Background: an optimization exercise with open tools, aiming at small area. Do not read the settings as production practice. The RTL of this run was laid out without a check of its function.

===== flow/design.v =====
module DFF #(
    parameter DATA_WIDTH = 32
)(
    input                             clk, 
    input       [DATA_WIDTH-1:0]      d, 
    output reg  [DATA_WIDTH-1:0]      q 
);
    always @(posedge clk) begin
        q <= d;
    end
endmodule
module DFF_RST #(
    parameter  DATA_WIDTH = 32,
    parameter  RST_VALUE  = {DATA_WIDTH{1'b0}}
) (
    input                             clk, 
    input                             rst,
    input       [DATA_WIDTH-1:0]      d, 
    output reg  [DATA_WIDTH-1:0]      q 
);
    always @(posedge clk or posedge rst) begin
        if (rst) 
            q <= 0;
        else 
            q <= d; 
    end
endmodule
module DFF_EN #(
    parameter  DATA_WIDTH = 32
) (
    input                             clk, 
    input                             en,
    input       [DATA_WIDTH-1:0]      d, 
    output reg  [DATA_WIDTH-1:0]      q 
);
    always @(posedge clk) begin
        if (en) 
            q <= d; 
    end
endmodule
module DFF_RST_EN #(
    parameter  DATA_WIDTH = 32,
    parameter  RST_VALUE  = {DATA_WIDTH{1'b0}}
) (
    input                             clk, 
    input                             rst,   
    input                             en,
    input       [DATA_WIDTH-1:0]      d, 
    output reg  [DATA_WIDTH-1:0]      q 
);
    always @(posedge clk or posedge rst) begin
        if (rst) 
            q <= 0;
        else if (en) 
            q <= d; 
        else ;
    end
endmodule
module DFF_RST_EN_CLR #(
    parameter  DATA_WIDTH = 32,
    parameter  RST_VALUE  = {DATA_WIDTH{1'b0}}
) (
    input                             clk,  
    input                             rst, 
    input                             clr,
    input                             en,  
    input       [DATA_WIDTH-1:0]      d,     
    output reg  [DATA_WIDTH-1:0]      q     
);
    always @(posedge clk or posedge rst) begin
        if (rst) 
            q <= 'h0;     
        else if (clr) 
            q <= 'h0;     
        else if (en) 
            q <= d;        
    end
endmodule
module DFF_RST_CLR #(
    parameter  DATA_WIDTH = 32,
    parameter  RST_VALUE  = {DATA_WIDTH{1'b0}}
) (
    input                             clk,  
    input                             rst, 
    input                             clr,
    input       [DATA_WIDTH-1:0]      d,     
    output reg  [DATA_WIDTH-1:0]      q     
);
    always @(posedge clk or posedge rst) begin
        if (rst) 
            q <= 'h0;     
        else if (clr) 
            q <= 'h0;     
        else
            q <= d;        
    end
endmodule
module ifu #(
    parameter PC_W = 32,
    parameter INSTR_W = 32
) (
    input                           clk_sys,
    input                           rst_sys,
    output                          o_instr_ren,
    output      [PC_W-1:0]          o_instr_raddr,
    input       [INSTR_W-1 : 0]     i_instr_dina,
    input i_stall_f,
    input i_stall_d,
    input i_flush_d,
    input i_flush_f,
    output      [INSTR_W-1 : 0]     o_instr,
    output      [PC_W-1:0]          o_pc,
    input                           i_jump_en,
    input       [PC_W-1:0]          i_jump_addr
);
localparam PC_RST_ADDR = 0; 
localparam PC_ADD_VAL = 'h4; 
wire [PC_W-1  :   0]                  pc_cur      ;
wire [PC_W-1  :   0]                  pc_nxt_pre  ;
wire [PC_W-1  :   0]                  pc_nxt      ;
wire [PC_W-1  :   0]                  add_op1     ;
wire [PC_W-1  :   0]                  add_op2     ;
assign o_instr_ren = ~i_stall_d;
assign o_instr_raddr =pc_cur;
assign o_instr = i_instr_dina&{32{instr_ren}};
assign add_op1 = pc_cur;
assign add_op2 = PC_ADD_VAL;
assign pc_nxt_pre = add_op1 + add_op2;
assign pc_nxt = (i_jump_en)?i_jump_addr: pc_nxt_pre;
DFF_RST_EN_CLR #(.DATA_WIDTH (PC_W)) u_pc_dff(.clk(clk_sys),.rst(rst_sys),.en(~i_stall_f),.clr(1'b0),.d(pc_nxt),.q(pc_cur));
DFF_RST_EN_CLR #(.DATA_WIDTH (PC_W)) u_opc_dff(.clk(clk_sys),.rst(rst_sys),.en(~i_stall_d),.clr(i_flush_d),.d(pc_cur),.q(o_pc));
DFF_RST_EN_CLR #(.DATA_WIDTH (1)) u_ren(.clk(clk_sys),.rst(rst_sys),.en(~i_stall_d),.clr(i_flush_d),.d(1'b1),.q(instr_ren));
endmodule
module idu#(
    parameter DECODE_INFO_BUS_WIDTH = 14,
    parameter INSTR_WIDTH = 32
) (
    input clk_sys,
    input rst_sys,
    input      [31:0]             i_pc,
    input      [INSTR_WIDTH-1:0]  i_instr,
    output     [4:0]              o_rs1_idx,
    output     [4:0]              o_rs2_idx,
    input      [31:0]             i_rs1_data,
    input      [31:0]             i_rs2_data,
    output                        o_rd_en,
    output                        o_rs1_en,
    output                        o_rs2_en,
    input                         i_id2ex_stall,
    input                         i_id2ex_flush,
    output     [4:0]              o_rs1idx_e,
    output     [4:0]              o_rs2idx_e,
    output                        o_mem2reg,
    output     [31:0]             o_pc_e,
    output     [4:0]              o_rdidx_e,
    output     [31:0]             o_rs1data_e,
    output     [31:0]             o_rs2data_e,
    output     [31:0]             o_imm_e,
    output     [DECODE_INFO_BUS_WIDTH-1:0] o_decode_info_bus
);
    localparam DECODE_INFO_TYPE_WIDTH = 3;
    localparam DECODE_INFO_TYPE = 11;
    localparam ALU_INFO_WIDTH= DECODE_INFO_TYPE+DECODE_INFO_TYPE_WIDTH;
    localparam ALU_INFO_ADD  = 0;
    localparam ALU_INFO_SUB  = 1;
    localparam ALU_INFO_SLL  = 2;
    localparam ALU_INFO_SLT  = 3;
    localparam ALU_INFO_SLTU = 4;
    localparam ALU_INFO_XOR  = 5;
    localparam ALU_INFO_SRL  = 6;
    localparam ALU_INFO_SRA  = 7;
    localparam ALU_INFO_OR   = 8;
    localparam ALU_INFO_AND  = 9;
    localparam ALU_INFO_IMM_VAL  = 10;
    localparam ALU_INFO_TYPE = DECODE_INFO_TYPE;
    localparam BJP_INFO_WIDTH= DECODE_INFO_TYPE+DECODE_INFO_TYPE_WIDTH;
    localparam BJP_INFO_JUMP  = 0;
    localparam BJP_INFO_BEQ  = 1;
    localparam BJP_INFO_BNE  = 2;
    localparam BJP_INFO_BLT  = 3;
    localparam BJP_INFO_BGE  = 4;
    localparam BJP_INFO_BLTU = 5;
    localparam BJP_INFO_BGEU = 6;
    localparam BJP_INFO_SRA  = 7;
    localparam BJP_INFO_OR   = 8;
    localparam BJP_INFO_AND  = 9;
    localparam BJP_INFO_IMM_VAL  = 10;
    localparam BJP_INFO_TYPE = DECODE_INFO_TYPE;
    localparam MEM_INFO_WIDTH= DECODE_INFO_TYPE+DECODE_INFO_TYPE_WIDTH;
    wire [6:0] opcode;
    wire [6:0] func7;
    wire [2:0] func3;
    assign opcode = i_instr[6:0];
    assign func7 = i_instr[31:25];
    assign func3 = i_instr[14:12];
    wire func3_000 = (func3==3'b000);
    wire func3_001 = (func3==3'b001);
    wire func3_010 = (func3==3'b010);
    wire func3_011 = (func3==3'b011);
    wire func3_100 = (func3==3'b100);
    wire func3_101 = (func3==3'b101);
    wire func3_110 = (func3==3'b110);
    wire func3_111 = (func3==3'b111);
    wire func7_0000000 = (func7==7'b0000000); 
    wire func7_0100000 = (func7==7'b0100000); 
    wire opcode_1_0_00  = (opcode[1:0] == 2'b00);
    wire opcode_1_0_01  = (opcode[1:0] == 2'b01);
    wire opcode_1_0_10  = (opcode[1:0] == 2'b10);
    wire opcode_1_0_11  = (opcode[1:0] == 2'b11);
    wire opcode_4_2_100  = (opcode[4:2]==3'b100);
    wire opcode_4_2_101  = (opcode[4:2]==3'b101);
    wire opcode_4_2_011  = (opcode[4:2]==3'b011);
    wire opcode_4_2_001  = (opcode[4:2]==3'b001);
    wire opcode_4_2_000  = (opcode[4:2]==3'b000);
    wire opcode_6_5_00   = (opcode[6:5]==2'b00);
    wire opcode_6_5_01   = (opcode[6:5]==2'b01);
    wire opcode_6_5_10   = (opcode[6:5]==2'b10);
    wire opcode_6_5_11   = (opcode[6:5]==2'b11);
    wire rv32_type_r   = opcode_6_5_01 & opcode_4_2_100 & opcode_1_0_11;
    wire rv32_type_i_i = opcode_6_5_00 & opcode_4_2_100 & opcode_1_0_11;
    wire rv32_type_i_l = opcode_6_5_00 & opcode_4_2_000 & opcode_1_0_11;
    wire rv32_type_i_j = opcode_6_5_11 & opcode_4_2_001 & opcode_1_0_11;
    wire rv32_type_i_f = opcode_6_5_00 & opcode_4_2_011 & opcode_1_0_11;  
    wire rv32_type_b   = opcode_6_5_11 & opcode_4_2_000 & opcode_1_0_11;
    wire rv32_type_s   = opcode_6_5_01 & opcode_4_2_000 & opcode_1_0_11;
    wire rv32_type_i_c = opcode_6_5_11 & opcode_4_2_100 & opcode_1_0_11; 
    wire rv32_add  = rv32_type_r & func3_000 & func7_0000000;
    wire rv32_sub  = rv32_type_r & func3_000 & func7_0100000;
    wire rv32_sll  = rv32_type_r & func3_001 & func7_0000000;
    wire rv32_slt  = rv32_type_r & func3_010 & func7_0000000;
    wire rv32_sltu = rv32_type_r & func3_011 & func7_0000000;
    wire rv32_xor  = rv32_type_r & func3_100 & func7_0000000;
    wire rv32_srl  = rv32_type_r & func3_101 & func7_0000000;
    wire rv32_sra  = rv32_type_r & func3_101 & func7_0100000;
    wire rv32_or   = rv32_type_r & func3_110 & func7_0000000;
    wire rv32_and  = rv32_type_r & func3_111 & func7_0000000;
    wire rv32_addi  = rv32_type_i_i & func3_000;
    wire rv32_slti  = rv32_type_i_i & func3_010;
    wire rv32_sltiu = rv32_type_i_i & func3_011;
    wire rv32_xori  = rv32_type_i_i & func3_100;
    wire rv32_ori   = rv32_type_i_i & func3_110;
    wire rv32_andi  = rv32_type_i_i & func3_111;
    wire rv32_slli  = rv32_type_i_i & func3_001 & (i_instr[31:25] == 7'b0000000);
    wire rv32_srli  = rv32_type_i_i & func3_101 & (i_instr[31:25] == 7'b0000000);
    wire rv32_srai  = rv32_type_i_i & func3_101 & (i_instr[31:25] == 7'b0100000);
    wire rv32_lui   = opcode_6_5_01 & opcode_4_2_101 & opcode_1_0_11;
    wire rv32_auipc = opcode_6_5_00 & opcode_4_2_101 & opcode_1_0_11;
    wire rv32_jal   = opcode_6_5_11 & opcode_4_2_011 & opcode_1_0_11;
    wire rv32_jalr  = rv32_type_i_j & func3_000;
    wire rv32_beq   = rv32_type_b & func3_000;
    wire rv32_bne   = rv32_type_b & func3_001;
    wire rv32_blt   = rv32_type_b & func3_100;
    wire rv32_bge   = rv32_type_b & func3_101;
    wire rv32_bltu  = rv32_type_b & func3_110;
    wire rv32_bgeu  = rv32_type_b & func3_111;
    wire rv32_lb    = rv32_type_i_l & func3_000;
    wire rv32_lh    = rv32_type_i_l & func3_001;
    wire rv32_lw    = rv32_type_i_l & func3_010;
    wire rv32_lbu   = rv32_type_i_l & func3_100;
    wire rv32_lhu   = rv32_type_i_l & func3_101;
    assign o_mem2reg = rv32_type_i_l;
    wire rv32_sb    = rv32_type_s & func3_000;
    wire rv32_sh    = rv32_type_s & func3_001;
    wire rv32_sw    = rv32_type_s & func3_010;
    wire rv32_fence    = rv32_type_i_f & func3_000 & (i_instr[31:28] == 4'b0000);
    wire rv32_fence_i  = rv32_type_i_f & func3_001 & (i_instr[31:28] == 4'b0000);
    wire rv32_ecall    = rv32_type_i_c & func3_000 & (i_instr[31:20] == 12'b000000000000);
    wire rv32_ebreak   = rv32_type_i_c & func3_000 & (i_instr[31:20] == 12'b000000000001);
    wire rv32_csrrw    = rv32_type_i_c&func3_001;
    wire rv32_csrrs    = rv32_type_i_c&func3_010;
    wire rv32_csrrc    = rv32_type_i_c&func3_011;
    wire rv32_csrrwi   = rv32_type_i_c&func3_101;
    wire rv32_csrrsi   = rv32_type_i_c&func3_110;
    wire rv32_csrrci   = rv32_type_i_c&func3_111;
    wire rv32_csr = rv32_type_i_c & (~func3_000);
    wire [DECODE_INFO_BUS_WIDTH-1:0] decode_info_bus = ({DECODE_INFO_BUS_WIDTH{alu_bus_op}}&alu_info_bus)|
                               ({DECODE_INFO_BUS_WIDTH{bjp_bus_op}}&bjp_info_bus)|
                               ({DECODE_INFO_BUS_WIDTH{agu_bus_op}}&agu_info_bus)|
                               ({DECODE_INFO_BUS_WIDTH{csr_bus_op}}&csr_info_bus);
    wire [ALU_INFO_WIDTH-1:0] alu_info_bus;
    wire alu_bus_op = rv32_type_i_i|rv32_type_r;
    assign alu_info_bus[ALU_INFO_ADD]  = rv32_add | rv32_addi;
    assign alu_info_bus[ALU_INFO_SUB]  = rv32_sub;
    assign alu_info_bus[ALU_INFO_SLL]  = rv32_sll | rv32_slli;
    assign alu_info_bus[ALU_INFO_SLT]  = rv32_slt | rv32_slti;
    assign alu_info_bus[ALU_INFO_SLTU] = rv32_sltu | rv32_sltiu;
    assign alu_info_bus[ALU_INFO_XOR]  = rv32_xor | rv32_xori;
    assign alu_info_bus[ALU_INFO_SRL]  = rv32_srl | rv32_srli;
    assign alu_info_bus[ALU_INFO_SRA]  = rv32_sra | rv32_srai;
    assign alu_info_bus[ALU_INFO_OR]   = rv32_or | rv32_ori;
    assign alu_info_bus[ALU_INFO_AND]  = rv32_and | rv32_andi;
    assign alu_info_bus[ALU_INFO_IMM_VAL]  = imm_val;
    assign alu_info_bus[DECODE_INFO_TYPE+DECODE_INFO_TYPE_WIDTH-1:DECODE_INFO_TYPE]=3'b001;
    wire imm_val = 
        rv32_type_i_i |
        rv32_type_i_l |
        rv32_type_i_j |
        rv32_jal|
        rv32_type_b;
    wire [31:0] rv32_imm = 
        ({32{rv32_type_i_i|rv32_type_i_j}}&rv32_i_imm) |
        ({32{rv32_type_b  }}&rv32_b_imm) |
        ({32{rv32_type_i_l}}&rv32_i_imm) |
        ({32{rv32_jal}}&rv32_j_imm) |
        ({32{rv32_lui|rv32_auipc}}&rv32_u_imm)|
        ({32{rv32_type_s}}&rv32_s_imm)
        ;
    wire [31:0] rv32_s_imm = {
        {20{i_instr[31]}} ,
        i_instr[31:25],
        i_instr[11:7]
    };
    wire [31:0]  rv32_i_imm = { 
        {20{i_instr[31]}} ,
        i_instr[31:20]
        };
    wire [31:0]  rv32_b_imm = {
        {19{i_instr[31]}}, 
        i_instr[31],
        i_instr[7], 
        i_instr[30:25], 
        i_instr[11:8], 
        1'b0
        };
    wire [31:0]  rv32_u_imm = {i_instr[31:12],12'b0};
    wire [31:0]  rv32_j_imm = {
            {11{i_instr[31]}}, 
            i_instr[31], 
            i_instr[19:12],
            i_instr[20], 
            i_instr[30:21], 
            1'b0
           };
    assign o_rs1_idx = {5{rv32_need_rs1}}&i_instr[19:15];
    assign o_rs2_idx = {5{rv32_need_rs1}}&i_instr[24:20];
    wire rv32_need_rd = 
        rv32_lui     |
        rv32_auipc   |
        rv32_jal     |
        rv32_type_i_j|
        rv32_type_i_l|
        rv32_type_i_i|
        rv32_type_r  |
        rv32_csr
        ;
    wire rv32_need_rs1 = 
        rv32_type_i_j |
        rv32_type_b   |
        rv32_type_i_l |
        rv32_type_s   |
        rv32_type_i_i |
        rv32_type_r   |
        rv32_csrrw    |
        rv32_csrrs    |
        rv32_csrrc
        ;
    wire rv32_need_rs2 = 
        rv32_type_b   |
        rv32_type_s   |
        rv32_type_r
        ;
    assign o_rs1_en = rv32_need_rs1; 
    assign o_rs2_en = rv32_need_rs2;
    wire [BJP_INFO_WIDTH-1:0] bjp_info_bus;
    wire bjp_bus_op = rv32_jal | rv32_jalr|rv32_type_b|rv32_lui|rv32_auipc;
    assign bjp_info_bus[BJP_INFO_JUMP] = rv32_jal;
    assign bjp_info_bus[BJP_INFO_BEQ]  = rv32_beq;
    assign bjp_info_bus[BJP_INFO_BNE]  = rv32_bne;
    assign bjp_info_bus[BJP_INFO_BLT]  = rv32_blt;
    assign bjp_info_bus[BJP_INFO_BGE]  = rv32_bge;
    assign bjp_info_bus[BJP_INFO_BLTU] = rv32_bltu;
    assign bjp_info_bus[BJP_INFO_BGEU] = rv32_bgeu;
    assign bjp_info_bus[BJP_INFO_SRA]  = rv32_lui;
    assign bjp_info_bus[BJP_INFO_OR]   = rv32_auipc;
    assign bjp_info_bus[BJP_INFO_AND]  = rv32_jalr;
    assign bjp_info_bus[BJP_INFO_IMM_VAL]  = 1'b0;
    assign bjp_info_bus[DECODE_INFO_TYPE+DECODE_INFO_TYPE_WIDTH-1:DECODE_INFO_TYPE]=3'b010;
    wire [MEM_INFO_WIDTH-1:0] agu_info_bus;
    wire agu_bus_op = rv32_type_i_l | rv32_type_s;
    assign agu_info_bus[BJP_INFO_JUMP] = rv32_lb;
    assign agu_info_bus[BJP_INFO_BEQ]  = rv32_lh;
    assign agu_info_bus[BJP_INFO_BNE]  = rv32_lw;
    assign agu_info_bus[BJP_INFO_BLT]  = rv32_lbu;
    assign agu_info_bus[BJP_INFO_BGE]  = rv32_lhu;
    assign agu_info_bus[BJP_INFO_BLTU] = rv32_sb;
    assign agu_info_bus[BJP_INFO_BGEU] = rv32_sh;
    assign agu_info_bus[BJP_INFO_SRA]  = rv32_sw;
    assign agu_info_bus[BJP_INFO_OR]   = 1'b0;
    assign agu_info_bus[BJP_INFO_AND]  = 1'b0;
    assign agu_info_bus[BJP_INFO_IMM_VAL]  = 1'b0;
    assign agu_info_bus[DECODE_INFO_TYPE+DECODE_INFO_TYPE_WIDTH-1:DECODE_INFO_TYPE]=3'b011;
    wire [MEM_INFO_WIDTH-1:0] csr_info_bus;
    wire csr_bus_op = rv32_type_i_c|rv32_type_i_f;
    assign csr_info_bus[BJP_INFO_JUMP] = rv32_fence;
    assign csr_info_bus[BJP_INFO_BEQ]  = rv32_fence_i;
    assign csr_info_bus[BJP_INFO_BNE]  = rv32_ecall;
    assign csr_info_bus[BJP_INFO_BLT]  = rv32_ebreak;
    assign csr_info_bus[BJP_INFO_BGE]  = rv32_csrrw;
    assign csr_info_bus[BJP_INFO_BLTU] = rv32_csrrs;
    assign csr_info_bus[BJP_INFO_BGEU] = rv32_csrrc;
    assign csr_info_bus[BJP_INFO_SRA]  = rv32_csrrwi;
    assign csr_info_bus[BJP_INFO_OR]   = rv32_csrrsi;
    assign csr_info_bus[BJP_INFO_AND]  = rv32_csrrci;
    assign csr_info_bus[BJP_INFO_IMM_VAL]  = 1'b0;
    assign csr_info_bus[DECODE_INFO_TYPE+DECODE_INFO_TYPE_WIDTH-1:DECODE_INFO_TYPE]=3'b100;
    DFF_RST_EN_CLR #(.DATA_WIDTH (DECODE_INFO_BUS_WIDTH)) u_infobus_dff(.clk(clk_sys),.rst(rst_sys),.en(i_id2ex_stall),.clr(i_id2ex_flush),.d(decode_info_bus),.q(o_decode_info_bus));
    DFF_RST_EN_CLR #(.DATA_WIDTH (32)) u_imm_dff(.clk(clk_sys),.rst(rst_sys),.en(i_id2ex_stall),.clr(i_id2ex_flush),.d(rv32_imm),.q(o_imm_e));
    DFF_RST_EN_CLR #(.DATA_WIDTH (32)) u_pc_dff(.clk(clk_sys),.rst(rst_sys),.en(i_id2ex_stall),.clr(i_id2ex_flush),.d(i_pc),.q(o_pc_e));
    DFF_RST_EN_CLR #(.DATA_WIDTH (1)) u_rdwen_dff(.clk(clk_sys),.rst(rst_sys),.en(i_id2ex_stall),.clr(i_id2ex_flush),.d(rv32_need_rd),.q(o_rd_en));
    DFF_RST_EN_CLR #(.DATA_WIDTH (5)) u_rdidx_dff(.clk(clk_sys),.rst(rst_sys),.en(i_id2ex_stall),.clr(i_id2ex_flush),.d(i_instr[11:7]),.q(o_rdidx_e));
    DFF_RST_EN_CLR #(.DATA_WIDTH (5)) u_rs1idx_dff(.clk(clk_sys),.rst(rst_sys),.en(i_id2ex_stall),.clr(i_id2ex_flush),.d(o_rs1_idx),.q(o_rs1idx_e));
    DFF_RST_EN_CLR #(.DATA_WIDTH (5)) u_rs2idx_dff(.clk(clk_sys),.rst(rst_sys),.en(i_id2ex_stall),.clr(i_id2ex_flush),.d(o_rs2_idx),.q(o_rs2idx_e));
    DFF_RST_EN_CLR #(.DATA_WIDTH (32)) u_rs1d_dff(.clk(clk_sys),.rst(rst_sys),.en(i_id2ex_stall),.clr(i_id2ex_flush),.d(i_rs1_data),.q(o_rs1data_e));
    DFF_RST_EN_CLR #(.DATA_WIDTH (32)) u_rs2d_dff(.clk(clk_sys),.rst(rst_sys),.en(i_id2ex_stall),.clr(i_id2ex_flush),.d(i_rs2_data),.q(o_rs2data_e));
endmodule
module regfile (
    input clk_sys,
    input rst_sys,
    input i_pip_flush,
    input rd_we,   
    input [4:0] rs1_idx, 
    input [4:0] rs2_idx, 
    input [4:0] rd_idx , 
    input [31:0] rd_data,   
    output [31:0] rs1_data, 
    output [31:0] rs2_data  
);
    reg [31:0] regs [0:31]; 
    wire [31:0] rs1_data_w;
    wire [31:0] rs2_data_w;
    always @(posedge clk_sys) begin
        if (rd_we && (rd_idx != 0))
            regs[rd_idx] <= rd_data;
    end
    assign rs1_data = (rs1_idx == 0) ? 32'h0 :
                      (rd_we&&(rd_idx==rs1_idx)&&(rd_idx != 0)) ? rd_data: regs[rs1_idx];
    assign rs2_data = (rs2_idx == 0) ? 32'h0 :
                      (rd_we&&(rd_idx==rs2_idx)&&(rd_idx != 0)) ? rd_data: regs[rs2_idx];
endmodule
 module exu #(
    parameter A =1
 ) (
    input clk_sys,
    input rst_sys,
    input [31:0] i_rv32_rs1,
    input [31:0] i_rv32_rs2,
    input [31:0] i_rv32_imm,
    input [31:0] i_rv32_pc,
    input [13:0] alu_info_bus,  
    input i_pip_flush,
    input [31:0] i_wb_frw_data, 
    input [1:0] i_fwd_rs1_e,
    input [1:0] i_fwd_rs2_e,
    input         i_rd_wen,
    input  [4:0]  i_rd_addr,
    output        o_rd_wen,
    output [4:0]  o_rd_addr,
    output        o_mem_wen,   
    output [3:0]  o_mem_wbe,           
    output        o_mem_ren,       
    output [31:0] o_mem_addr,
    output [31:0] o_mem_wdata,
    output [3:0]  o_mem_rdtype,
    output        o_ecall,
    output        o_jump_en,
    output [31:0] o_jump_addr,  
    output [31:0] o_result 
 );
wire        rd_wen_w;
wire [4:0]  rd_addr_w; 
wire        mem_wen_w;   
wire        mem_ren_w;   
wire [31:0] mem_addr_w; 
wire [31:0] mem_wdata_w;
wire        jump_en_w;  
wire [31:0] jump_addr_w; 
wire [31:0] result_w;
wire [31:0] macc_frw_data;
wire [31:0] wb_frw_data;
assign macc_frw_data = o_result;
assign wb_frw_data = i_wb_frw_data;
wire [31:0] rs1_data;
wire [31:0] rs2_data;
wire [3:0]  mem_rdtype_w;
wire [3:0]  mem_wbe_w;
assign rs1_data = ({32{i_fwd_rs1_e[1]}}&macc_frw_data)|
                  ({32{i_fwd_rs1_e[0]}}&wb_frw_data)|
                  ({32{&(~i_fwd_rs1_e)}}&i_rv32_rs1);
assign rs2_data = ({32{i_fwd_rs2_e[1]}}&macc_frw_data)|
                  ({32{i_fwd_rs2_e[0]}}&wb_frw_data)|
                  ({32{&(~i_fwd_rs2_e)}}&i_rv32_rs2);
exu_alu u_alu(
    .i_rv32_rs1  (rs1_data    ), 
    .i_rv32_rs2  (rs2_data    ), 
    .i_rv32_imm  (i_rv32_imm  ), 
    .i_rv32_pc   (i_rv32_pc   ), 
    .alu_info_bus(alu_info_bus), 
    .o_ecall(o_ecall), 
    .i_rd_wen    (i_rd_wen   ), 
    .i_rd_addr   (i_rd_addr  ), 
    .o_rd_wen    (rd_wen_w   ), 
    .o_rd_addr   (rd_addr_w  ), 
    .o_mem_wen   (mem_wen_w  ), 
    .o_data_be   (mem_wbe_w),             
    .o_mem_ren   (mem_ren_w  ), 
    .o_mem_addr  (mem_addr_w ), 
    .o_mem_wdata (mem_wdata_w),
    .o_mem_rdtype(mem_rdtype_w),
    .o_jump_en   (o_jump_en  ), 
    .o_jump_addr (o_jump_addr), 
    .o_result    (result_w   )  
);
 DFF_RST_CLR #(.DATA_WIDTH (1)) rdwen_dff(.clk(clk_sys),.rst(rst_sys),.clr(i_pip_flush),.d(rd_wen_w),.q(o_rd_wen));
 DFF_RST_CLR #(.DATA_WIDTH (5)) raddr_dff(.clk(clk_sys),.rst(rst_sys),.clr(i_pip_flush),.d(rd_addr_w),.q(o_rd_addr));
 DFF_RST_CLR #(.DATA_WIDTH (1)) mwen_dff(.clk(clk_sys),.rst(rst_sys),.clr(i_pip_flush),.d(mem_wen_w),.q(o_mem_wen));
 DFF_RST_CLR #(.DATA_WIDTH (1)) mren_dff(.clk(clk_sys),.rst(rst_sys),.clr(i_pip_flush),.d(mem_ren_w),.q(o_mem_ren));
 DFF_RST_CLR #(.DATA_WIDTH (32)) maddr_dff(.clk(clk_sys),.rst(rst_sys),.clr(i_pip_flush),.d(mem_addr_w),.q(o_mem_addr));
 DFF_RST_CLR #(.DATA_WIDTH (32)) mwdata_dff(.clk(clk_sys),.rst(rst_sys),.clr(i_pip_flush),.d(mem_wdata_w),.q(o_mem_wdata));
 DFF_RST_CLR #(.DATA_WIDTH (4)) mtype_dff(.clk(clk_sys),.rst(rst_sys),.clr(i_pip_flush),.d(mem_rdtype_w),.q(o_mem_rdtype));
 DFF_RST_CLR #(.DATA_WIDTH (4)) mwbe_dff(.clk(clk_sys),.rst(rst_sys),.clr(i_pip_flush),.d(mem_wbe_w),.q(o_mem_wbe));
 DFF_RST_CLR #(.DATA_WIDTH (32)) res_dff(.clk(clk_sys),.rst(rst_sys),.clr(i_pip_flush),.d(result_w),.q(o_result));
 endmodule
module exu_alu (
    input [31:0] i_rv32_rs1,
    input [31:0] i_rv32_rs2,
    input [31:0] i_rv32_imm,
    input [31:0] i_rv32_pc,
    input [13:0] alu_info_bus,  
    input         i_rd_wen,
    input  [4:0]  i_rd_addr,
    output        o_rd_wen,
    output [4:0]  o_rd_addr,
    output        o_mem_wen,  
    output [3:0]  o_data_be,      
    output        o_mem_ren,
    output [31:0] o_mem_wdata,     
    output [31:0] o_mem_addr,
    output [3:0]  o_mem_rdtype,
    output  o_ecall,
    output        o_jump_en,
    output [31:0] o_jump_addr,  
    output [31:0] o_result 
);
wire  [64:0] dec_alu_add_info;
wire  [63:0] dec_alu_or_info; 
wire  [63:0] dec_alu_xor_info;
wire  [63:0] dec_alu_and_info; 
wire  [36:0] dec_alu_sll_info;  
wire  [36:0] dec_alu_srl_info; 
wire  [36:0] dec_alu_sra_info;
wire  [64:0] dec_alu_slt_info;
wire  [64:0] dec_alu_sltu_info;
wire  [31:0] alu_res;
wire  [2:0] alu_bjp_cmp_res;
wire  [7:0] dec_bjp_jump_req;
wire  [2:0] dec_agu_wtype;
wire dec_agu_mem_wreq;
wire dec_agu_mem_rreq;
assign o_rd_wen = i_rd_wen;
assign o_rd_addr = i_rd_addr;
exu_alu_dec u_alu_dec(
    .i_rv32_rs1    (i_rv32_rs1), 
    .i_rv32_rs2    (i_rv32_rs2), 
    .i_rv32_imm    (i_rv32_imm), 
    .i_rv32_pc     (i_rv32_pc), 
    .alu_info_bus  (alu_info_bus), 
    .o_ecall       (o_ecall),
    .o_mem_wreq    (dec_agu_mem_wreq), 
    .o_mem_rreq    (dec_agu_mem_rreq), 
    .o_mem_wtype   (dec_agu_wtype ),
    .o_mem_rdtype  (o_mem_rdtype),
    .o_jump_req    (dec_bjp_jump_req), 
    .o_add_info    (dec_alu_add_info), 
    .o_or_info     (dec_alu_or_info), 
    .o_xor_info    (dec_alu_xor_info), 
    .o_and_info    (dec_alu_and_info), 
    .o_sll_info    (dec_alu_sll_info), 
    .o_srl_info    (dec_alu_srl_info), 
    .o_sra_info    (dec_alu_sra_info), 
    .o_slt_info    (dec_alu_slt_info), 
    .o_sltu_info   (dec_alu_sltu_info) 
);
exu_alu_calc u_alu_calc(
    .i_add_info    (dec_alu_add_info), 
    .i_or_info     (dec_alu_or_info), 
    .i_xor_info	   (dec_alu_xor_info), 
    .i_and_info	   (dec_alu_and_info), 
    .i_sll_info	   (dec_alu_sll_info), 
    .i_srl_info	   (dec_alu_srl_info), 
    .i_sra_info	   (dec_alu_sra_info), 
    .i_slt_info	   (dec_alu_slt_info), 
    .i_sltu_info   (dec_alu_sltu_info), 
    .o_cmp_res     (alu_bjp_cmp_res), 
    .o_result      (o_result) 
);
exu_alu_bjp u_alu_bjp(
     .i_rv32_rs1   (i_rv32_rs1),
     .i_imm        (i_rv32_imm), 
     .i_pc         (i_rv32_pc), 
     .i_jump_req   (dec_bjp_jump_req), 
     .i_cmp_res    (alu_bjp_cmp_res), 
     .o_jump_en    (o_jump_en), 
     .o_jump_addr  (o_jump_addr) 
);
exu_alu_agu u_alu_agu(
    .i_mem_wreq    (dec_agu_mem_wreq), 
    .i_mem_rreq    (dec_agu_mem_rreq), 
    .i_alu_res     (o_result), 
    .i_rs2_data    (i_rv32_rs2),
    .i_mem_wtype   (dec_agu_wtype),
    .o_mem_wdata   (o_mem_wdata),
    .o_mem_wen     (o_mem_wen), 
    .o_data_be     (o_data_be),
    .o_mem_addr    (o_mem_addr), 
    .o_mem_ren     (o_mem_ren) 
 );
endmodule
module exu_alu_dec (
    input   [31:0] i_rv32_rs1,
    input   [31:0] i_rv32_rs2,
    input   [31:0] i_rv32_imm,
    input   [31:0] i_rv32_pc,
    input   [13:0] alu_info_bus,  
    output  o_ecall,
    output          o_mem_wreq,
    output          o_mem_rreq,
    output  [2:0]   o_mem_wtype,
    output  [3:0]   o_mem_rdtype,
    output  [7:0]   o_jump_req,
    output  [64:0] o_add_info,
    output  [63:0] o_or_info,  
    output  [63:0] o_xor_info,
    output  [63:0] o_and_info,   
    output  [36:0] o_sll_info,  
    output  [36:0] o_srl_info, 
    output  [36:0] o_sra_info,
    output  [64:0] o_slt_info,
    output  [64:0] o_sltu_info
);
localparam DECODE_INFO_BIT_0  = 0;
localparam DECODE_INFO_BIT_1  = 1;
localparam DECODE_INFO_BIT_2  = 2;
localparam DECODE_INFO_BIT_3  = 3;
localparam DECODE_INFO_BIT_4  = 4;
localparam DECODE_INFO_BIT_5  = 5;
localparam DECODE_INFO_BIT_6  = 6;
localparam DECODE_INFO_BIT_7  = 7;
localparam DECODE_INFO_BIT_8  = 8;
localparam DECODE_INFO_BIT_9  = 9;
localparam DECODE_INFO_BIT_10 = 10;
localparam DECODE_INFO_TYPE_WIDTH = 3;
localparam DECODE_INFO_TYPE = 11;
wire alu_sel   = alu_info_bus[DECODE_INFO_TYPE+DECODE_INFO_TYPE_WIDTH-1:DECODE_INFO_TYPE]==3'b001;
wire bjp_sel   = alu_info_bus[DECODE_INFO_TYPE+DECODE_INFO_TYPE_WIDTH-1:DECODE_INFO_TYPE]==3'b010;
wire agu_sel   = alu_info_bus[DECODE_INFO_TYPE+DECODE_INFO_TYPE_WIDTH-1:DECODE_INFO_TYPE]==3'b011;
wire csr_sel   = alu_info_bus[DECODE_INFO_TYPE+DECODE_INFO_TYPE_WIDTH-1:DECODE_INFO_TYPE]==3'b100;
wire rv32_add     = alu_sel&alu_info_bus[DECODE_INFO_BIT_0];
wire rv32_sub     = alu_sel&alu_info_bus[DECODE_INFO_BIT_1];
wire rv32_sll     = alu_sel&alu_info_bus[DECODE_INFO_BIT_2];
wire rv32_slt     = alu_sel&alu_info_bus[DECODE_INFO_BIT_3];
wire rv32_sltu    = alu_sel&alu_info_bus[DECODE_INFO_BIT_4];
wire rv32_xor     = alu_sel&alu_info_bus[DECODE_INFO_BIT_5];
wire rv32_srl     = alu_sel&alu_info_bus[DECODE_INFO_BIT_6];
wire rv32_sra     = alu_sel&alu_info_bus[DECODE_INFO_BIT_7];
wire rv32_or      = alu_sel&alu_info_bus[DECODE_INFO_BIT_8];
wire rv32_and     = alu_sel&alu_info_bus[DECODE_INFO_BIT_9];
wire imm_val      = alu_sel&alu_info_bus[DECODE_INFO_BIT_10];
wire rv32_jal     = bjp_sel&alu_info_bus[DECODE_INFO_BIT_0];
wire rv32_beq     = bjp_sel&alu_info_bus[DECODE_INFO_BIT_1];
wire rv32_bne     = bjp_sel&alu_info_bus[DECODE_INFO_BIT_2];
wire rv32_blt     = bjp_sel&alu_info_bus[DECODE_INFO_BIT_3];
wire rv32_bge     = bjp_sel&alu_info_bus[DECODE_INFO_BIT_4];
wire rv32_bltu    = bjp_sel&alu_info_bus[DECODE_INFO_BIT_5];
wire rv32_bgeu    = bjp_sel&alu_info_bus[DECODE_INFO_BIT_6];
wire rv32_lui     = bjp_sel&alu_info_bus[DECODE_INFO_BIT_7]; 
wire rv32_auipc   = bjp_sel&alu_info_bus[DECODE_INFO_BIT_8];
wire rv32_jalr   = bjp_sel&alu_info_bus[DECODE_INFO_BIT_9];
wire rv32_lb      = agu_sel&alu_info_bus[DECODE_INFO_BIT_0];
wire rv32_lh      = agu_sel&alu_info_bus[DECODE_INFO_BIT_1];
wire rv32_lw      = agu_sel&alu_info_bus[DECODE_INFO_BIT_2];
wire rv32_lbu     = agu_sel&alu_info_bus[DECODE_INFO_BIT_3];
wire rv32_lhu     = agu_sel&alu_info_bus[DECODE_INFO_BIT_4];
wire rv32_sb      = agu_sel&alu_info_bus[DECODE_INFO_BIT_5];
wire rv32_sh      = agu_sel&alu_info_bus[DECODE_INFO_BIT_6];
wire rv32_sw      = agu_sel&alu_info_bus[DECODE_INFO_BIT_7];
wire rv32_fence   = csr_sel&alu_info_bus[DECODE_INFO_BIT_0];
wire rv32_fence_i = csr_sel&alu_info_bus[DECODE_INFO_BIT_1];
wire rv32_ecall   = csr_sel&alu_info_bus[DECODE_INFO_BIT_2];
wire rv32_ebreak  = csr_sel&alu_info_bus[DECODE_INFO_BIT_3];
wire rv32_csrrw   = csr_sel&alu_info_bus[DECODE_INFO_BIT_4];
wire rv32_csrrs   = csr_sel&alu_info_bus[DECODE_INFO_BIT_5];
wire rv32_csrrc   = csr_sel&alu_info_bus[DECODE_INFO_BIT_6];
wire rv32_csrrwi  = csr_sel&alu_info_bus[DECODE_INFO_BIT_7];
wire rv32_csrrsi  = csr_sel&alu_info_bus[DECODE_INFO_BIT_8];
wire rv32_csrrci  = csr_sel&alu_info_bus[DECODE_INFO_BIT_9];
assign o_ecall = rv32_ecall;
wire alu_add_sel = rv32_add |  
                   rv32_sub    
                   ;
wire [31:0] op_src2 = (imm_val)? i_rv32_imm: i_rv32_rs2;
wire [31:0] alu_add_op1 = i_rv32_rs1;
wire [31:0] alu_add_op2 = (rv32_sub)? (~op_src2) : op_src2;
wire cin = rv32_sub;
wire bjp_add_sel =  rv32_jal | rv32_jalr |
                    rv32_auipc;
wire [31:0] bjp_add_op1 = i_rv32_pc;
wire [31:0] bjp_add_op2 = (rv32_auipc)? i_rv32_imm : 'h4;
wire mem_add_sel =  rv32_lb | 
                    rv32_lh |
                    rv32_lw |
                    rv32_lbu|
                    rv32_lhu|
                    rv32_sb|
                    rv32_sh|
                    rv32_sw;
assign o_mem_wtype = {rv32_sb,rv32_sh,rv32_sw};
wire mem_write = rv32_sb|rv32_sh|rv32_sw;
wire mem_read  = rv32_lb|rv32_lh|rv32_lw|rv32_lbu|rv32_lhu;
wire [31:0] mem_add_op1 = i_rv32_rs1;
wire [31:0] mem_add_op2 = i_rv32_imm;
assign o_mem_rdtype = {rv32_lb|rv32_lh,rv32_lbu|rv32_lb,rv32_lhu|rv32_lh,rv32_lw};
assign o_mem_wreq = mem_write;
assign o_mem_rreq = mem_read;
wire [31:0] lui_add_op1;
wire [31:0] lui_add_op2;
assign lui_add_op1 = 'h0;
assign lui_add_op2 = i_rv32_imm;
wire lui_add_sel =  rv32_lui;
assign o_add_info ={rv32_sub,{32{alu_add_sel}}&alu_add_op2,{32{alu_add_sel}}&alu_add_op1}|
                   {1'b0    ,{32{bjp_add_sel}}&bjp_add_op2,{32{bjp_add_sel}}&bjp_add_op1}|
                   {1'b0    ,{32{mem_add_sel}}&mem_add_op2,{32{mem_add_sel}}&mem_add_op1}|
                   {1'b0    ,{32{lui_add_sel}}&lui_add_op2,{32{lui_add_sel}}&lui_add_op1};
assign o_jump_req = {rv32_jal,
                    rv32_jalr,
                   rv32_beq,
                   rv32_bne,
                   rv32_blt,
                   rv32_bge,
                   rv32_bltu,
                   rv32_bgeu};
wire [31:0] sll_op1 = i_rv32_rs1;
wire [4:0]  sll_op2 = (imm_val)? i_rv32_imm[4:0]: i_rv32_rs2[4:0];
assign o_sll_info = {{32{rv32_sll}}&sll_op2,{32{rv32_sll}}&sll_op1};
wire srl_sel = rv32_srl;  
wire [31:0] srl_op1 = i_rv32_rs1;
wire [4:0]  srl_op2 = (imm_val)? i_rv32_imm[4:0]: i_rv32_rs2[4:0];
assign o_srl_info = {{32{rv32_srl}}&srl_op2,{32{rv32_srl}}&srl_op1};
wire [31:0] sra_op1 = i_rv32_rs1;
wire [4:0]  sra_op2 = (imm_val)? i_rv32_imm[4:0]: i_rv32_rs2[4:0];
assign o_sra_info = {{32{rv32_sra}}&sra_op2,{32{rv32_sra}}&sra_op1};
wire [31:0] slt_op1 = i_rv32_rs1;
wire [31:0] slt_op2 = op_src2;
wire slt_sel = rv32_slt|rv32_bge|rv32_blt;
assign o_slt_info = {rv32_slt,{32{slt_sel}}&slt_op2,{32{slt_sel}}&slt_op1};
wire [31:0] sltu_op1 = i_rv32_rs1;
wire [31:0] sltu_op2 = op_src2;
wire sltu_sel = rv32_sltu|rv32_bne|rv32_bgeu|rv32_bltu|rv32_beq;
assign o_sltu_info = {rv32_sltu,{32{sltu_sel}}&sltu_op2,{32{sltu_sel}}&sltu_op1};
wire [31:0] xor_op1 = i_rv32_rs1;
wire [31:0] xor_op2 = op_src2;
assign o_xor_info = {{32{rv32_xor}}&xor_op2,{32{rv32_xor}}&xor_op1};
wire [31:0] or_op1  = i_rv32_rs1;
wire [31:0] or_op2  = op_src2;
assign o_or_info = {{32{rv32_or}}&or_op2,{32{rv32_or}}&or_op1};
wire [31:0] and_op1 = i_rv32_rs1;
wire [31:0] and_op2 = op_src2;
assign o_and_info = {{32{rv32_and}}&and_op2,{32{rv32_and}}&and_op1};
endmodule
module exu_alu_calc (
    input [64:0] i_add_info,
    input [63:0] i_or_info,  
    input [63:0] i_xor_info,
    input [63:0] i_and_info,   
    input [36:0] i_sll_info,  
    input [36:0] i_srl_info, 
    input [36:0] i_sra_info, 
    input [64:0] i_slt_info,
    input [64:0] i_sltu_info,
    output [2:0] o_cmp_res,
    output [31:0]o_result 
);
wire cin;
wire [31:0] add_in2;
wire [31:0] add_in1;
assign {cin, add_in2, add_in1} = i_add_info;
wire [31:0] addsub_result = add_in1 + add_in2 + cin;
wire [31:0] or_in1;
wire [31:0] or_in2;
assign {or_in2,or_in1} = i_or_info;
wire [31:0] or_result = or_in1 | or_in2;
wire [31:0] xor_in1;
wire [31:0] xor_in2;
assign {xor_in2,xor_in1} = i_xor_info;
wire [31:0] xor_result = xor_in1 ^ xor_in2;
wire [31:0] and_in1;
wire [31:0] and_in2;  
assign {and_in2,and_in1} = i_and_info;
wire [31:0] and_result = and_in1 & and_in2;
wire [31:0] sll_in1;
wire [4:0] sll_in2;  
assign {sll_in2,sll_in1} = i_sll_info;
wire [31:0] sll_result = sll_in1 << sll_in2;
wire [31:0] srl_in1;
wire [4:0] srl_in2;  
assign {srl_in2,srl_in1} = i_srl_info;
wire [31:0] srl_result = srl_in1 >> srl_in2;
wire [31:0] sra_in1;
wire [4:0] sra_in2;  
assign {sra_in2,sra_in1} = i_sra_info;
wire [31:0] sr_shift = sra_in1 >> sra_in2;
wire [31:0] sr_shift_mask = 32'hffffffff >> sra_in2;
wire [31:0] sra_result = (sr_shift & sr_shift_mask) | ({32{sra_in1[31]}} & (~sr_shift_mask));
wire  slt_sel;
wire [31:0] slt_in1;
wire [31:0] slt_in2;  
assign {slt_sel,slt_in2,slt_in1} = i_slt_info;
wire slt_result = ($signed(slt_in1) < $signed(slt_in2)); 
wire  sltu_sel;
wire [31:0] sltu_in1;
wire [31:0] sltu_in2;  
assign {sltu_sel,sltu_in2,sltu_in1} = i_sltu_info;
wire sltu_result = (sltu_in1 < sltu_in2); 
wire op1_eq_op2 = (sltu_in1 == sltu_in2); 
assign o_result = 
    or_result |
    xor_result|
    and_result|
    sll_result|
    srl_result|
    sra_result|
    (sltu_result&sltu_sel)|
    (slt_result&slt_sel)|
    addsub_result;
assign o_cmp_res = {slt_result,sltu_result,op1_eq_op2};
endmodule
module exu_alu_bjp(
    input [31:0]  i_rv32_rs1,
    input [31:0]  i_imm,
    input [31:0]  i_pc,
    input [7:0]   i_jump_req,
    input [2:0]   i_cmp_res,
    output        o_jump_en,
    output [31:0] o_jump_addr
);
wire [31:0] jump_add_op1 = (rv32_jalr)? i_rv32_rs1 :i_pc;
wire [31:0] jump_add_op2 = i_imm;
assign o_jump_addr =  jump_add_op1 + jump_add_op2;
assign {rv32_jal,
        rv32_jalr,
        rv32_beq,
        rv32_bne,
        rv32_blt,
        rv32_bge,
        rv32_bltu,
        rv32_bgeu} = i_jump_req;
assign {slt_result,sltu_result,op1_eq_op2} = i_cmp_res;
assign o_jump_en=  rv32_jal|
                   rv32_jalr|
                  (rv32_beq&op1_eq_op2)|
                  (rv32_bne&(~op1_eq_op2))|
                  (rv32_blt&(slt_result))|
                  (rv32_bge&(~slt_result))|
                  (rv32_bltu&(sltu_result))|
                  (rv32_bgeu&(~sltu_result));
endmodule
 module exu_alu_agu #(
    parameter DATA_WIDTH = 32
 ) (
    input                           i_mem_wreq,
    input                           i_mem_rreq,
    input      [DATA_WIDTH -1:0]    i_alu_res,
    input      [DATA_WIDTH -1:0]    i_rs2_data,
    input      [2:0]                i_mem_wtype,
    output                          o_mem_wen,
    output     [31:0]               o_mem_addr,
    output reg [DATA_WIDTH -1:0]    o_mem_wdata,
    output reg [3:0]                o_data_be,
    output                          o_mem_ren
 );
assign o_mem_ren = i_mem_rreq;
assign o_mem_wen = i_mem_wreq;
assign o_mem_addr = i_alu_res;
always@(*) begin
   case (i_mem_wtype)   
      3'b001: begin   
            o_data_be = 4'b1111;
      end
      3'b010: begin   
          case (o_mem_addr[1:0])
            2'b00:   o_data_be = 4'b0011;
            2'b01:   o_data_be = 4'b0110;
            2'b10:   o_data_be = 4'b1100;
            default: o_data_be = 4'b1000;
          endcase
      end
      3'b100: begin   
        case (o_mem_addr[1:0])
          2'b00:   o_data_be = 4'b0001;
          2'b01:   o_data_be = 4'b0010;
          2'b10:   o_data_be = 4'b0100;
          default: o_data_be = 4'b1000;
        endcase
      end
      default: o_data_be = 4'b0000;
   endcase
end
  always@(*) begin
    case (o_mem_addr[1:0])
      2'b00: o_mem_wdata = i_rs2_data[31:0];
      2'b01: o_mem_wdata = {i_rs2_data[23:0], i_rs2_data[31:24]};
      2'b10: o_mem_wdata = {i_rs2_data[15:0], i_rs2_data[31:16]};
      2'b11: o_mem_wdata = {i_rs2_data[7:0], i_rs2_data[31:8]};
    endcase
  end
endmodule
module macc #(
   parameter A =1
) (
   input clk_sys,
   input rst_sys,
    input         i_rd_wen,
    input [4:0]   i_rd_addr,
    input         i_mem_wreq,  
    input [3:0]   i_mem_wbe,        
    input         i_mem_rreq,
    input [3:0]   i_mem_rdtype,       
    input [31:0]  i_mem_addr,
    input [31:0]  i_alu_result,
    input [31:0]  i_mem_wdata,
    output        o_mem_wen,        
    output        o_mem_ren,  
    output [3:0]  o_mem_wbe,     
    output [31:0] o_mem_addr,     
    input  [31:0] i_mem_rdata,
    output [31:0] o_mem_wdata,    
    output        o_rd_wen,
    output [4:0]  o_rd_addr,
    output        o_rd_mem,
    output [31:0] o_mem_data,
    output [31:0] o_alu_result
 );
wire [3:0] mem_rdtype;
wire [1:0] mem_rdaddr;
reg  [7:0] mem_data_8bit;
reg  [15:0]mem_data_16bit;
assign o_mem_wen = i_mem_wreq;
assign o_mem_ren = i_mem_rreq;
assign o_mem_addr = i_mem_addr;
assign o_mem_wdata = i_mem_wdata;
assign o_mem_wbe = i_mem_wbe;
always @(*)begin
   case(mem_rdaddr)
      2'b00 :mem_data_8bit = i_mem_rdata[7:0];
      2'b01 :mem_data_8bit = i_mem_rdata[15:8];
      2'b10 :mem_data_8bit = i_mem_rdata[23:16];
      2'b11 :mem_data_8bit = i_mem_rdata[31:24];
      default: mem_data_8bit = 8'h00;
   endcase
end
always @(*)begin
   case(mem_rdaddr[1])
      1'b0 :mem_data_16bit = i_mem_rdata[15:0];
      2'b1 :mem_data_16bit = i_mem_rdata[31:16];
      default: mem_data_16bit = 16'h00;
   endcase
end
wire [31:0] mem_lb_data = (mem_rdtype[3])? {{24{mem_data_8bit[7]}},mem_data_8bit}:{24'h0,mem_data_8bit};
wire [31:0] mem_lh_data = (mem_rdtype[3])? {{16{mem_data_16bit[15]}},mem_data_16bit}:{16'h0,mem_data_16bit};
assign o_mem_data = ({32{mem_rdtype[0]}}&i_mem_rdata)|
                     ({32{mem_rdtype[1]}}&mem_lh_data)|
                     ({32{mem_rdtype[2]}}&mem_lb_data);
DFF_RST #(.DATA_WIDTH (1)) rwen_dff(.clk(clk_sys),.rst(rst_sys),.d(i_rd_wen),.q(o_rd_wen));
DFF_RST #(.DATA_WIDTH (5)) raddr_dff(.clk(clk_sys),.rst(rst_sys),.d(i_rd_addr),.q(o_rd_addr));
DFF_RST #(.DATA_WIDTH (1)) mem_sel_dff(.clk(clk_sys),.rst(rst_sys),.d(i_mem_rreq),.q(o_rd_mem));
DFF_RST #(.DATA_WIDTH (4)) mem_rdtype_dff(.clk(clk_sys),.rst(rst_sys),.d(i_mem_rdtype),.q(mem_rdtype));
DFF_RST #(.DATA_WIDTH (2)) mem_rdaddr_dff(.clk(clk_sys),.rst(rst_sys),.d(i_mem_addr[1:0]),.q(mem_rdaddr));
DFF_RST #(.DATA_WIDTH (32)) res_dff(.clk(clk_sys),.rst(rst_sys),.d(i_alu_result),.q(o_alu_result));
endmodule
 module wb #(
    parameter DATA_WIDTH =32
 ) (
    input                     sel,
    input                     i_rd_wen,
    input [4:0]               i_rd_addr,
    input [DATA_WIDTH -1:0]   i_alu_result,
    input [DATA_WIDTH -1:0]   i_mem_data,
    output                    o_rd_wen,
    output [4:0]              o_rd_addr,
    output [DATA_WIDTH -1:0]  o_rd_wdata
 );
    assign o_rd_wdata = (~sel)? i_alu_result : i_mem_data;
    assign o_rd_wen = i_rd_wen;
    assign o_rd_addr = i_rd_addr;
 endmodule
module ctrl #(
    parameter A =1
) (
    input [4:0] i_rs1idx_d,
    input [4:0] i_rs2idx_d,
    output [1:0] o_fwd_rs1_d,
    output [1:0] o_fwd_rs2_d,
    input i_rdren_mem,
    input [4:0] i_fwd_rs1idx,
    input [4:0] i_fwd_rs2idx,
    output [1:0] o_fwd_rs1_e,
    output [1:0] o_fwd_rs2_e,
    input [4:0] i_rdidx_mem,
    input       i_rdwen_mem,
    input [4:0] i_rdidx_wb,
    input       i_rdwen_wb,
    input  i_exu_jump,
    output o_stall_f,
    output o_stall_d,
    output o_flush_d,
    output o_flush_e,
    output o_flush_f
);
    reg [1:0] fwd_rs1_E;
    reg [1:0] fwd_rs2_E;
    reg [1:0] fwd_rs1_d;
    reg [1:0] fwd_rs2_d;
    assign o_stall_d = 1'b0;
    assign o_stall_f = i_rdren_mem;
    assign o_flush_d = i_exu_jump; 
    assign o_flush_f = i_exu_jump;
    assign o_flush_e = 1'b0;
    assign o_fwd_rs1_e = fwd_rs1_E;
    assign o_fwd_rs2_e = fwd_rs2_E;
	always @(*) begin
		fwd_rs1_E = 2'b00;
		fwd_rs2_E = 2'b00;
		if(i_fwd_rs1idx != 0) begin
			if(i_fwd_rs1idx == i_rdidx_mem & i_rdwen_mem)
				fwd_rs1_E = 2'b10;
			else if(i_fwd_rs1idx == i_rdidx_wb & i_rdwen_wb)
				fwd_rs1_E = 2'b01;
		end
		if(i_fwd_rs2idx != 0) begin
			if(i_fwd_rs2idx == i_rdidx_mem & i_rdwen_mem) 
				fwd_rs2_E = 2'b10;
			else if(i_fwd_rs2idx == i_rdidx_wb & i_rdwen_wb)
				fwd_rs2_E = 2'b01;
		end
	end
	assign forwardaD = (i_rs1idx_d != 0 & i_rs1idx_d == i_rdidx_mem & i_rdwen_mem);
	assign forwardbD = (i_rs2idx_d != 0 & i_rs2idx_d == i_rdidx_mem & i_rdwen_mem);
endmodule
module riscvboy_core_top #(
    parameter           PC_W    = 32,
    parameter           INS_W   = 32
) (
   input                clk_sys,
   input                rst     ,
   output               o_instr_ren,
   output [31:0]        o_instr_raddr    ,
   input  [INS_W-1:0]   i_instr_dina ,
   output               o_mem_wen,
   output [3:0]         o_mem_wbe,              
   output               o_mem_ren,       
   output [31:0]        o_mem_addr,     
   input  [31:0]        i_mem_rdata,
   output [31:0]        o_mem_wdata     
);
wire [INS_W-1:0]            ifu2idu_instr;
wire [4:0]                  idu2reg_rs1idx;
wire [4:0]                  idu2reg_rs2idx;
wire [PC_W-1:0]             dec2exu_pc;
wire [PC_W-1:0]             ifu2dec_pc;
wire                        dec2exu_rden;
wire [4:0]                  dec_exu_rdidx;
wire [13:0]                 dec2exu_infobus;
wire                        exu_macc_rdwen;
wire [4:0]                  exu_macc_rdaddr;
wire                        exu_macc_mwreq;
wire                        exu_macc_mrreq;   
wire [31:0]                 exu_macc_maddr;
wire [31:0]                 exu_macc_wdata;
wire [31:0]                 exu_macc_alures;
wire                        macc_wb_rdwen;
wire [4:0]                  macc_wb_rdaddr;
wire [31:0]                 macc_wb_alures;
wire [31:0]                 macc_wb_mdata;
wire                        wb2reg_rdwen;
wire [4:0]                  wb2reg_rdaddr;
wire [31:0]                 wb2reg_wdata;
wire [31:0]                 reg2idu_rs1d;
wire [31:0]                 reg2idu_rs2d;
wire [31:0]                 idu2exu_rs1d;
wire [31:0]                 idu2exu_rs2d;
wire [31:0] dec2exu_imm;
wire exu2ifu_jumpen;
wire [31:0] exu2ifu_jumpaddr;
wire stall_d;
wire stall_f;
wire dec_hzd_brh;
wire hzd_ifu_flush;
wire hzd2idu_flush_id2ex;
wire ctrl_exu_flush;
wire [4:0] exu2hzd_rs1idx;
wire [4:0] exu2hzd_rs2idx;
wire [1:0] ctrl_exu_rs1e;
wire [1:0] ctrl_exu_rs2e;
wire [3:0] exu_macc_rdtype;
ifu u_instr_fec_unit(
    .clk_sys            (clk_sys),
    .rst_sys            (rst),
    .i_stall_f          (ecall|stall_f),
    .i_stall_d          (stall_d),
    .i_flush_d          (hzd_ifu_flush|ecall),
    .i_flush_f          (1'b0),
    .o_instr_ren        (o_instr_ren),
    .o_instr_raddr      (o_instr_raddr),
    .i_instr_dina       (i_instr_dina),
    .i_jump_en          (exu2ifu_jumpen),
    .i_jump_addr        (exu2ifu_jumpaddr),
    .o_instr            (ifu2idu_instr),
    .o_pc               (ifu2dec_pc)
);
idu u_instr_dec_unit(
    .clk_sys          (clk_sys),
    .rst_sys          (rst),
    .i_pc             (ifu2dec_pc),
    .i_instr          (ifu2idu_instr),
    .o_rs1_idx        (idu2reg_rs1idx),
    .o_rs2_idx        (idu2reg_rs2idx),
    .i_rs1_data       (reg2idu_rs1d),
    .i_rs2_data       (reg2idu_rs2d),
    .o_rd_en          (dec2exu_rden),
    .o_rs1_en         (),
    .o_rs2_en         (),
    .i_id2ex_stall    (~ecall),
    .i_id2ex_flush    (hzd2idu_flush_id2ex),
    .o_rs1idx_e       (exu2hzd_rs1idx),
    .o_rs2idx_e       (exu2hzd_rs2idx),
    .o_mem2reg        (idu2hzd_mem2reg),
    .o_rs1data_e      (idu2exu_rs1d),
    .o_rs2data_e      (idu2exu_rs2d),
    .o_rdidx_e        (dec_exu_rdidx),
    .o_pc_e           (dec2exu_pc),
    .o_imm_e          (dec2exu_imm),
    .o_decode_info_bus(dec2exu_infobus)
);
regfile u_regs(
    .clk_sys          (clk_sys),
    .rst_sys          (rst),
    .rs1_idx          (idu2reg_rs1idx),
    .rs2_idx          (idu2reg_rs2idx),
    .rs1_data         (reg2idu_rs1d), 
    .rs2_data         (reg2idu_rs2d),
    .rd_we            (wb2reg_rdwen),
    .rd_idx           (wb2reg_rdaddr),
    .rd_data          (wb2reg_wdata)
);
wire [3:0] exu_macc_wbe;
exu u_instr_execu_unit(
    .clk_sys          (clk_sys),
    .rst_sys          (rst),
    .i_rv32_rs1       (idu2exu_rs1d),
    .i_rv32_rs2       (idu2exu_rs2d),
    .i_rv32_imm       (dec2exu_imm),
    .i_rv32_pc        (dec2exu_pc),
    .alu_info_bus     (dec2exu_infobus),  
    .o_ecall          (ecall), 
    .i_wb_frw_data    (wb2reg_wdata),
    .i_fwd_rs1_e      (ctrl_exu_rs1e),
    .i_fwd_rs2_e      (ctrl_exu_rs2e),
    .i_pip_flush      (ctrl_exu_flush),
    .i_rd_wen         (dec2exu_rden),
    .i_rd_addr        (dec_exu_rdidx),
    .o_rd_wen         (exu_macc_rdwen),
    .o_rd_addr        (exu_macc_rdaddr),
    .o_mem_wen        (exu_macc_mwreq),
    .o_mem_wbe        (exu_macc_wbe),
    .o_mem_ren        (exu_macc_mrreq),       
    .o_mem_addr       (exu_macc_maddr),
    .o_mem_wdata      (exu_macc_wdata),
    .o_mem_rdtype     (exu_macc_rdtype),
    .o_jump_en        (exu2ifu_jumpen),
    .o_jump_addr      (exu2ifu_jumpaddr),  
    .o_result         (exu_macc_alures)
 );
 macc u_mem_access_unit(
    .clk_sys(clk_sys),
    .rst_sys(rst),
    .i_rd_wen(exu_macc_rdwen),
    .i_rd_addr(exu_macc_rdaddr),
    .i_mem_wreq(exu_macc_mwreq),
    .i_mem_wbe (exu_macc_wbe),        
    .i_mem_rreq(exu_macc_mrreq),       
    .i_mem_addr(exu_macc_maddr),
    .i_mem_wdata(exu_macc_wdata),
    .i_mem_rdtype(exu_macc_rdtype),
    .i_alu_result(exu_macc_alures),
    .o_mem_wen  (o_mem_wen),
    .o_mem_wbe  (o_mem_wbe),        
    .o_mem_ren  (o_mem_ren),       
    .o_mem_addr (o_mem_addr),     
    .i_mem_rdata(i_mem_rdata),
    .o_mem_wdata(o_mem_wdata),    
    .o_rd_mem(macc_wb_sel),
    .o_rd_wen(macc_wb_rdwen),
    .o_rd_addr(macc_wb_rdaddr),
    .o_mem_data(macc_wb_mdata),
    .o_alu_result(macc_wb_alures)
 );
 wb u_write_back (
    .sel(macc_wb_sel),
    .i_rd_wen(macc_wb_rdwen),
    .i_rd_addr(macc_wb_rdaddr),
    .i_alu_result(macc_wb_alures),
    .i_mem_data(macc_wb_mdata),
    .o_rd_wen(wb2reg_rdwen),
    .o_rd_addr(wb2reg_rdaddr),
    .o_rd_wdata(wb2reg_wdata)
 );
 ctrl u_ctrl(
    .i_fwd_rs1idx(exu2hzd_rs1idx),
    .i_fwd_rs2idx(exu2hzd_rs2idx),
    .o_fwd_rs1_e(ctrl_exu_rs1e),
    .o_fwd_rs2_e(ctrl_exu_rs2e),
    .i_rdidx_mem(exu_macc_rdaddr),
    .i_rdwen_mem(exu_macc_rdwen),
    .i_rdren_mem(idu2hzd_mem2reg),
    .i_rdidx_wb(macc_wb_rdaddr),
    .i_rdwen_wb(macc_wb_rdwen),
    .i_exu_jump(exu2ifu_jumpen),
    .o_stall_d(stall_d),
    .o_stall_f(stall_f),
    .o_flush_d(hzd2idu_flush_id2ex),
    .o_flush_e(ctrl_exu_flush),
    .o_flush_f(hzd_ifu_flush)
 );
endmodule

===== flow/constraint.sdc =====
create_clock -name core_clock -period 10.0 [get_ports {clk_sys}]
set_input_delay 2.0000 -clock core_clock [delete_from_list [all_inputs] [get_ports {clk_sys}]]
set_output_delay 2.0000 -clock core_clock [all_outputs]
set_load 0.01 [all_outputs]

===== flow/run.sh =====
#!/bin/bash
# synth_recipe.tcl (not shown) runs the flow's synth.tcl, then flattens the netlist and writes it again
# the make line also repeats each setting of config.mk as NAME=value (left out here)
make -C /OpenROAD-flow-scripts/flow DESIGN_CONFIG=/design/flow/config.mk WORK_HOME=/design/flow/orfs CLKGATE_MAP_FILE= SYNTH_SCRIPT=/design/flow/synth_recipe.tcl finish

===== flow/config.mk =====
export PLATFORM = sky130hd
export DESIGN_NAME = riscvboy_core_top
export DESIGN_NICKNAME = riscvboy_core_top
export VERILOG_FILES = /design/flow/design.v
export SDC_FILE = /design/flow/constraint.sdc
export NUM_CORES = 4
export LEC_CHECK = 0
export CAP_MARGIN = 20
export CORE_MARGIN = 2
export CORE_UTILIZATION = 40
export PLACE_DENSITY = 0.6
export SLEW_MARGIN = 20

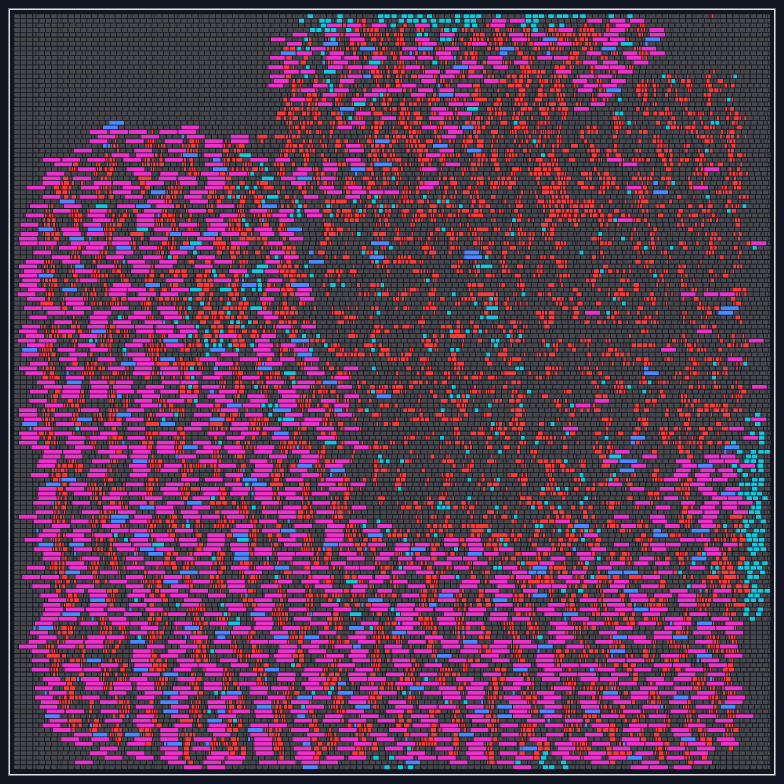
Fig. 1. Placed cells, one colour a class.
Fill, decap, tap and diode cells in grey.
- flops: magenta (cells 1370; share of their area 45%)
- combinational and other logic: red (cells 6283; share of their area 44%)
- clock drivers and dummy loads: blue (cells 275; share of their area 5.7%)
- other buffers and delay cells: cyan (cells 497; share of their area 5.2%)
fraction of area in registers: 0.4377
num rows: 163
final instance area: 90030 µm²

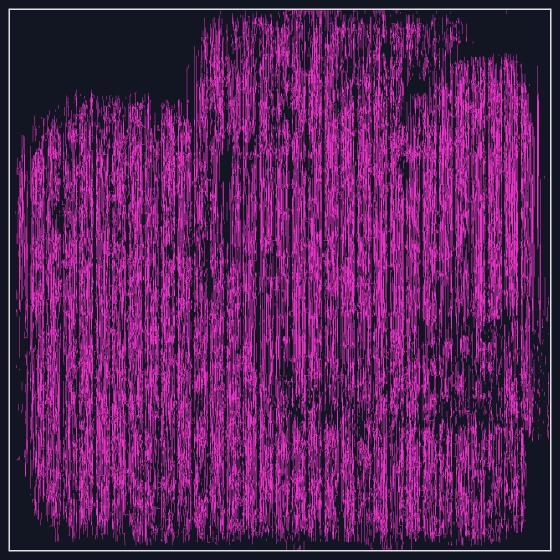
Fig. 2. M2 wires.
- share of all routed wire: 42%
- longest straight run: 150 µm

==> results.cfg <==
[outcome]
status = timing/DRC/antenna clean

[worst_setup_path]
crit_end = u_instr_execu_unit.mwdata_dff.q[27]
cp-end-kind = flop
ff2ff_path_depth = 23
cp_max_fo = 35

[clocking]
post_cts_buffers = 0
clock-sinks = 1370
htreeDepth = 4

[timing]
skew_ns = 0.04516
fin_tns_setup_ns = 0
final_max_slew_viol_count = 0
holdWs_ns = 0.3600
maxSlewHeadroom = 0.1723

[min_path]
min_to = u_mem_access_unit.mem_rdtype_dff.q[2]
worstHoldPathType = flop to flop

[final_layout]
multi_input_cells = 6241
multi_input_area_share = 0.4182
nFlopsAndLatches = 1370
drive_gt1_frac = 0.09092

[detailed_routing]
finalWirelength_mm = 423.6
firstDrtPassIters = 9

[place]
detailed_place.area_um2 = 85010
dp.cells = 10790

[grt]
antenna_found_initial = 40
grt_pass1_wl_mm = 577.8
overflow = 0

[power]
power_mw = 13.62
combPwrFrac = 0.113

[synth]
synthFlopType = edfxtp_1
netlist.area_leader.share = 0.3894
synth_seq_cells = 1370
synth_xor_area_frac = 0.01275
synth-edff-count = 1024

[die]
coreArea_um2 = 196800
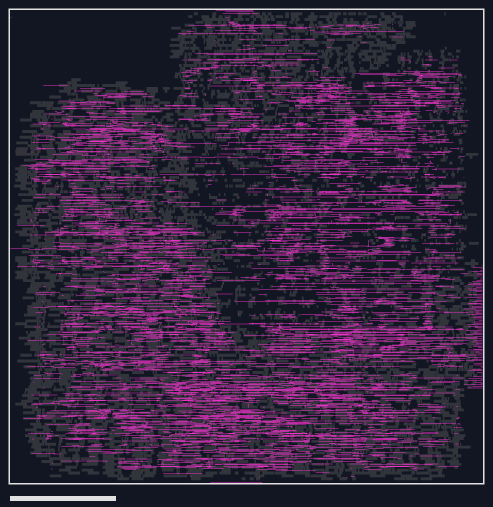
Fig. 3. Met3 routing.
Bar = 100 µm.
- share of all routed wire: 13%
- main direction: horizontal
- nets with wire on the layer: 1355
- wire length on this layer: 54.9 mm
- longest straight run: 201 µm

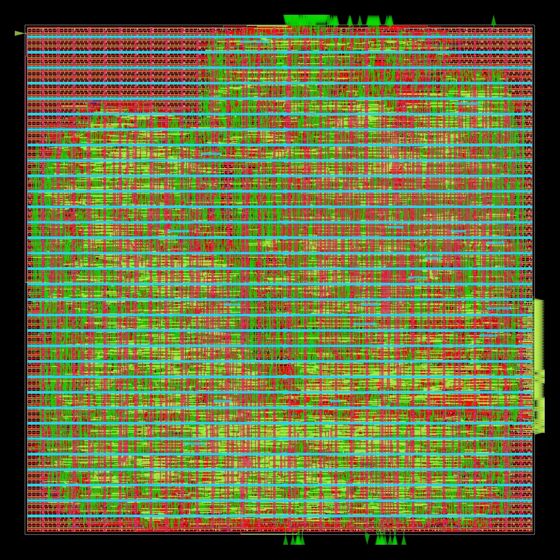
Fig. 4. The whole layout, all layers.
Die Area: 201000 µm²
non-filler cells, final: 11090
Ports: 169

[per-layer routing]
metal,GRT usage,up-vias,routed length (µm)
met2,0.5931,6471,176900
met5,0,-,251
li1,-,31180,-
met3,0.1213,1534,54920
met4,0.2791,36,34070
met1,0.5320,37670,157400
[registers in the layout, indices dropped and copies added, names as in the netlist, 14 cells and up]
signal,flops
u_instr_fec_unit.u_opc_dff.q,32
u_instr_dec_unit.u_infobus_dff.q,14
u_regs.regs,1024
u_instr_dec_unit.u_rs1d_dff.q,32
u_instr_dec_unit.u_pc_dff.q,32
u_instr_dec_unit.u_rs2d_dff.q,32
u_instr_execu_unit.mwdata_dff.q,32
u_instr_fec_unit.u_pc_dff.q,32
u_instr_dec_unit.u_imm_dff.q,32
u_mem_access_unit.res_dff.q,31
u_instr_execu_unit.maddr_dff.q,32
[cell families (layout without fill, tap and decap cells)]
family                     count (synthesis)  after routing
AOI/OAI and AO/OA                       2104           2104
xor gates and xnor gates                 115            115
adders and majority gates                134            134
buffers and inverters                    712            814
DFF                                     1370           1370
muxes                                    505            505
other                                      2             55
and+or+nand+nor                         3350           3350

-- re-timing with driven ports --
No port has a modelled driver above. Below, the same layout with a new extraction and two added sets of constraints. Step 1: set_driving_cell puts a clkbuf_16 on clk_sys and a buf_2 on each other input, an assumption about the parent block. Step 2 adds t to the input delays and takes it off the output delays; t is the mean of the earliest and latest rising clock arrival at the registers after step 1. Input paths then give back, and output paths get back, about the clock's delay inside the block. Slacks: no drivers / after step 1 / after step 2; pairs: no drivers / after step 1.
t, ns: 0.924
slack for setup (ns): 1.785 / 1.841 / 0.917
worst setup path at the end: input to register
clock arrival spread, ns: 0.050 / 0.050
After both steps setup and hold are still met in this run. The setup slack of this run moves by +0.056 ns with the drivers and by -0.868 ns with both steps.
